What follows belongs to an exercise in optimizing a design on an open flow for small area; a production flow would make more cautious choices. In this exercise RTL edits were held to simulation tests only and were not proved equivalent to the original. Power is estimated from default activity; no workload was simulated.

===== design/flow/run.sh =====
#!/bin/bash
# synth_recipe.tcl (not shown) runs the flow's synth.tcl, then flattens the netlist and writes it again
# the make line also repeats each setting of config.mk as NAME=value (left out here)
make -C /OpenROAD-flow-scripts/flow DESIGN_CONFIG=/design/flow/config.mk WORK_HOME=/design/flow/orfs CLKGATE_MAP_FILE= SYNTH_SCRIPT=/design/flow/synth_recipe.tcl finish

===== design/flow/config.mk =====
export PLATFORM = sky130hd
export DESIGN_NAME = alu_top
export DESIGN_NICKNAME = alu_top
export VERILOG_FILES = /design/flow/design.v
export SDC_FILE = /design/flow/constraint.sdc
export NUM_CORES = 8
export LEC_CHECK = 0
export CAP_MARGIN = 20
export CORE_MARGIN = 2
export CORE_UTILIZATION = 40
export SLEW_MARGIN = 20

===== design/flow/constraint.sdc =====
create_clock -name core_clock -period 4.0 [get_ports {clk}]
set_input_delay 0.8000 -clock core_clock [delete_from_list [all_inputs] [get_ports {clk}]]
set_output_delay 0.8000 -clock core_clock [all_outputs]
set_load 0.01 [all_outputs]

===== design/flow/design.v =====
module alu_top(
    input clk,
    input [31:0] a,
    input [31:0] b,
    input [2:0] op,
    input rev,
    output [31:0] result
    );
    reg [31:0] a_q;
    reg [31:0] b_q;
    reg [2:0] op_q;
    reg rev_q;
    reg [31:0] result_q;
    logic [31:0] alu_result;
    always @(posedge clk) begin
        a_q <= a;
        b_q <= b;
        op_q <= op;
        rev_q <= rev;
        result_q <= alu_result;
    end
    alu u_alu(
        .a(a_q),
        .b(b_q),
        .op(op_q),
        .rev(rev_q),
        .result(alu_result)
    );
    assign result = result_q;
endmodule

module alu(
    input [31:0] a,  
    input [31:0] b,  
    input [2:0] op,  
    input rev,       
    output logic [31:0] result
    );
    logic signed [31:0] signed_a;
    logic signed [31:0] signed_b;
    logic signed [31:0] adder_b;
    logic signed [31:0] sum;
    logic signed [31:0] shift_right;
    assign signed_a = a;
    assign signed_b = b;
    assign adder_b = {32{rev}} ^ signed_b;
    assign sum = signed_a + adder_b + rev;
    assign shift_right = rev ? (signed_a >>> b[4:0]) : (signed_a >> b[4:0]);
    always @(*) begin
        result = 32'hXXXXXXXX;
        case (op)
        3'b000: result = sum;
        3'b001: result = a << b[4:0];
        3'b010: result = (signed_a < signed_b) ? 1 : 0;
        3'b011: result = (a < b) ? 1 : 0;
        3'b100: result = a ^ b;
        3'b101: result = shift_right;
        3'b110: result = a | b;
        3'b111: result = a & b;
        endcase
    end
endmodule

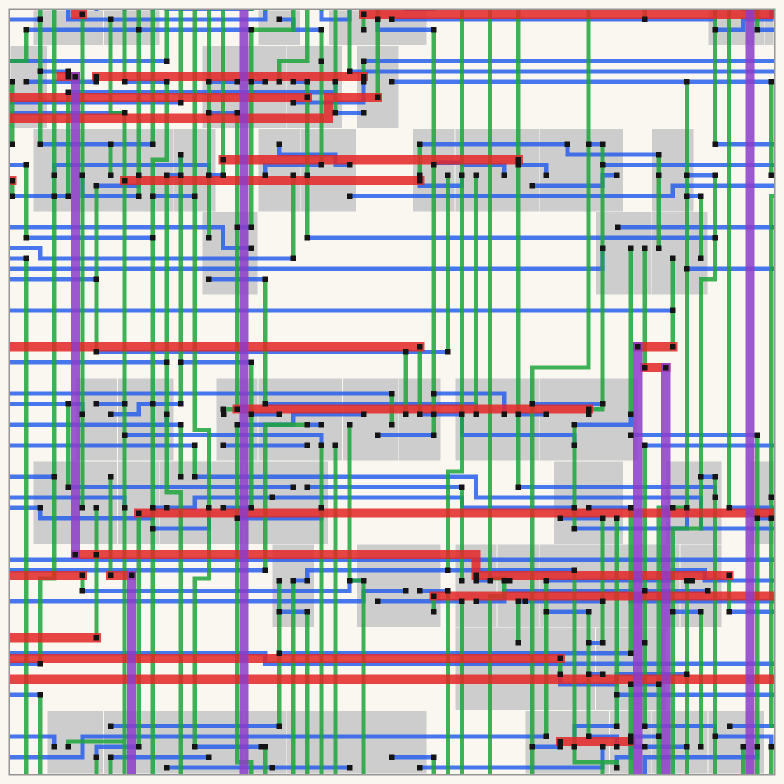
Figure 1: layout detail.
Region (71, 104) to (96, 129) µm. Cells in grey, sequential cells in the stronger grey; small squares are vias.
green -> met2
purple -> met4
red -> met3
blue -> met1
sequential cells in the window = 0
most frequent = nand2_1 (7), a21oi_1 (6)
cells with their middle in the window = 44

==> qor.txt <==
status -> timing/DRC/antenna clean
DRC -> 0
Post-synth ARST share -> 0%
Synth Flop Type -> dfxtp_1
Critical Path End -> result_q[26]
grt met3 use -> 7.13%
Peak VDD IR -> 0.190 mV
share of cells above drive strength 1 -> 8.99%
TAP cells -> 335
count leader, synth -> nor2_1
power per standard cell area -> 296 nW/µm²
switch share -> 38.8%
post-layout min period -> 3.30 ns
Layout fillers -> 2601
# Max-Cap Violations -> 0
Seq/total area -> 16.7%
Yosys cell types -> 82
Worst Hold Path EP -> result_q[22]
Antenna diodes -> 0
Seq. cell area -> 2020 µm²
sequential cells -> 100
Initial Utilization -> 40.6%
Post-Synth XOR/XNOR Area -> 4.40%
Clock H-tree levels -> 3
Synth top cells by count -> nor2_1 (165), ha_1 (127), a21oi_1 (125), nand2_1 (104), dfxtp_1 (100)
share of Yosys cell area claimed by the top area cell type -> 19.0%
routed length on met3 -> 3.87 mm
post-synth top area cell -> dfxtp_1
CP max-delay cell -> dfxtp_2
count of flip-flops with a built-in enable after synthesis -> 0
global-route wire length before repair -> 60.7 mm
simple-gate share of the synthesized area -> 13.3%
Compound-Gate Fraction of Synth Area -> 26.1%
highest routed layer -> met4
Crit path required time -> 4.23 ns
internal power -> 0.00219 W
Post-Syn Area -> 10600 µm²
share of power burned in combinational logic -> 41.7%
GRT busiest layer -> met2
drt via density -> 6.08
DRT antenna net count -> 0
yosys warns -> 2
RSZ-0062 raised after global routing -> no
# hold bufs at CTS -> 0
total grt overflow -> 0
Clock buf/inv share -> 2.35%
Post-Synth Adder-Cell Area -> 15.2%
post-synthesis sequential area ratio -> 19.0%
Setup crit start kind -> flop
CP startpoint -> rev_q
synthesis-to-finish area growth -> 14.6%
Top class by area -> multi-input gates
DRT met1 WL -> 18.1 mm
CP endpoint kind -> flop
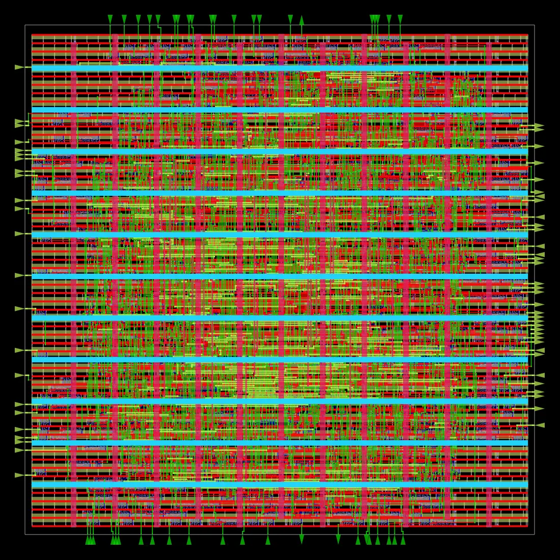
Figure 2: full-chip view from the flow's report step.
Non-Filler Instances: 1703
Core Util, Final: 46.6%
die height: 166 µm
drt total wl: 40.7 mm
Die W: 166 µm

## worst max-delay path: cells and delay by family, from the launching register on
kind,cells,cell delay (ns)
AND/OR/NAND/NOR,1,0.15
XOR/XNOR,2,0.34
adder cells (fa/ha/maj),1,0.31
buffers and inverters,1,0.39
AO/OA/AOI/OAI,6,1.37
flip-flops,1,0.60
## power by group through the flow
stage / logic [W] / registers, W / clock network, W
floorplan: 0.000945 / 0.00118 / 0
global placement: 0.00144 / 0.00121 / 0
detailed placement: 0.00145 / 0.00121 / 0
CTS: 0.00146 / 0.00118 / 0.000925
global route: 0.00160 / 0.00120 / 0.000963
finish: 0.00149 / 0.00119 / 0.000901
## per-stage QoR
stage	hold slack (ns)	power, W	utilization [%]	area, µm²	setup slack [ns]
2_1_floorplan	0.695	0.00213	-	10600	0.377
3_3_place_gp	0.831	0.00265	45.5	11800	0.787
3_5_place_dp	0.831	0.00265	45.5	11800	0.720
4_1_cts	0.849	0.00357	46.6	12100	0.707
5_1_grt	0.855	0.00376	46.6	12100	0.432
6_report	0.847	0.00358	46.6	12100	0.696
## state kept, by name (all words and copies together), names as in the netlist
name and flops:
a_q 32, b_q 32, result_q 32, op_q 3, rev_q 1

[port drivers added, routing unchanged]
Ports are ideal in the flow. The routed layout listed here was re-timed in OpenROAD.
Step 1: set_driving_cell puts a clkbuf_16 on clk and a buf_2 on each other input, an assumption about the parent block.
Step 2 also shifts input and output timing later by t, the mid clock arrival at the registers, as if the neighbouring blocks saw the same clock.
a / b / c = ideal / step 1 / step 2; a / b = the first two.
t (ns): 0.414
slack for setup (ns): 0.696 / 0.696 / 0.696
clock arrival spread, ns: 0.012 / 0.013
worst register clock-pin slew, ns: 0.08 / 0.08
After both steps this run still meets setup and hold. The setup slack of this run moves by 0.000 ns with the drivers and by 0.000 ns with both steps.
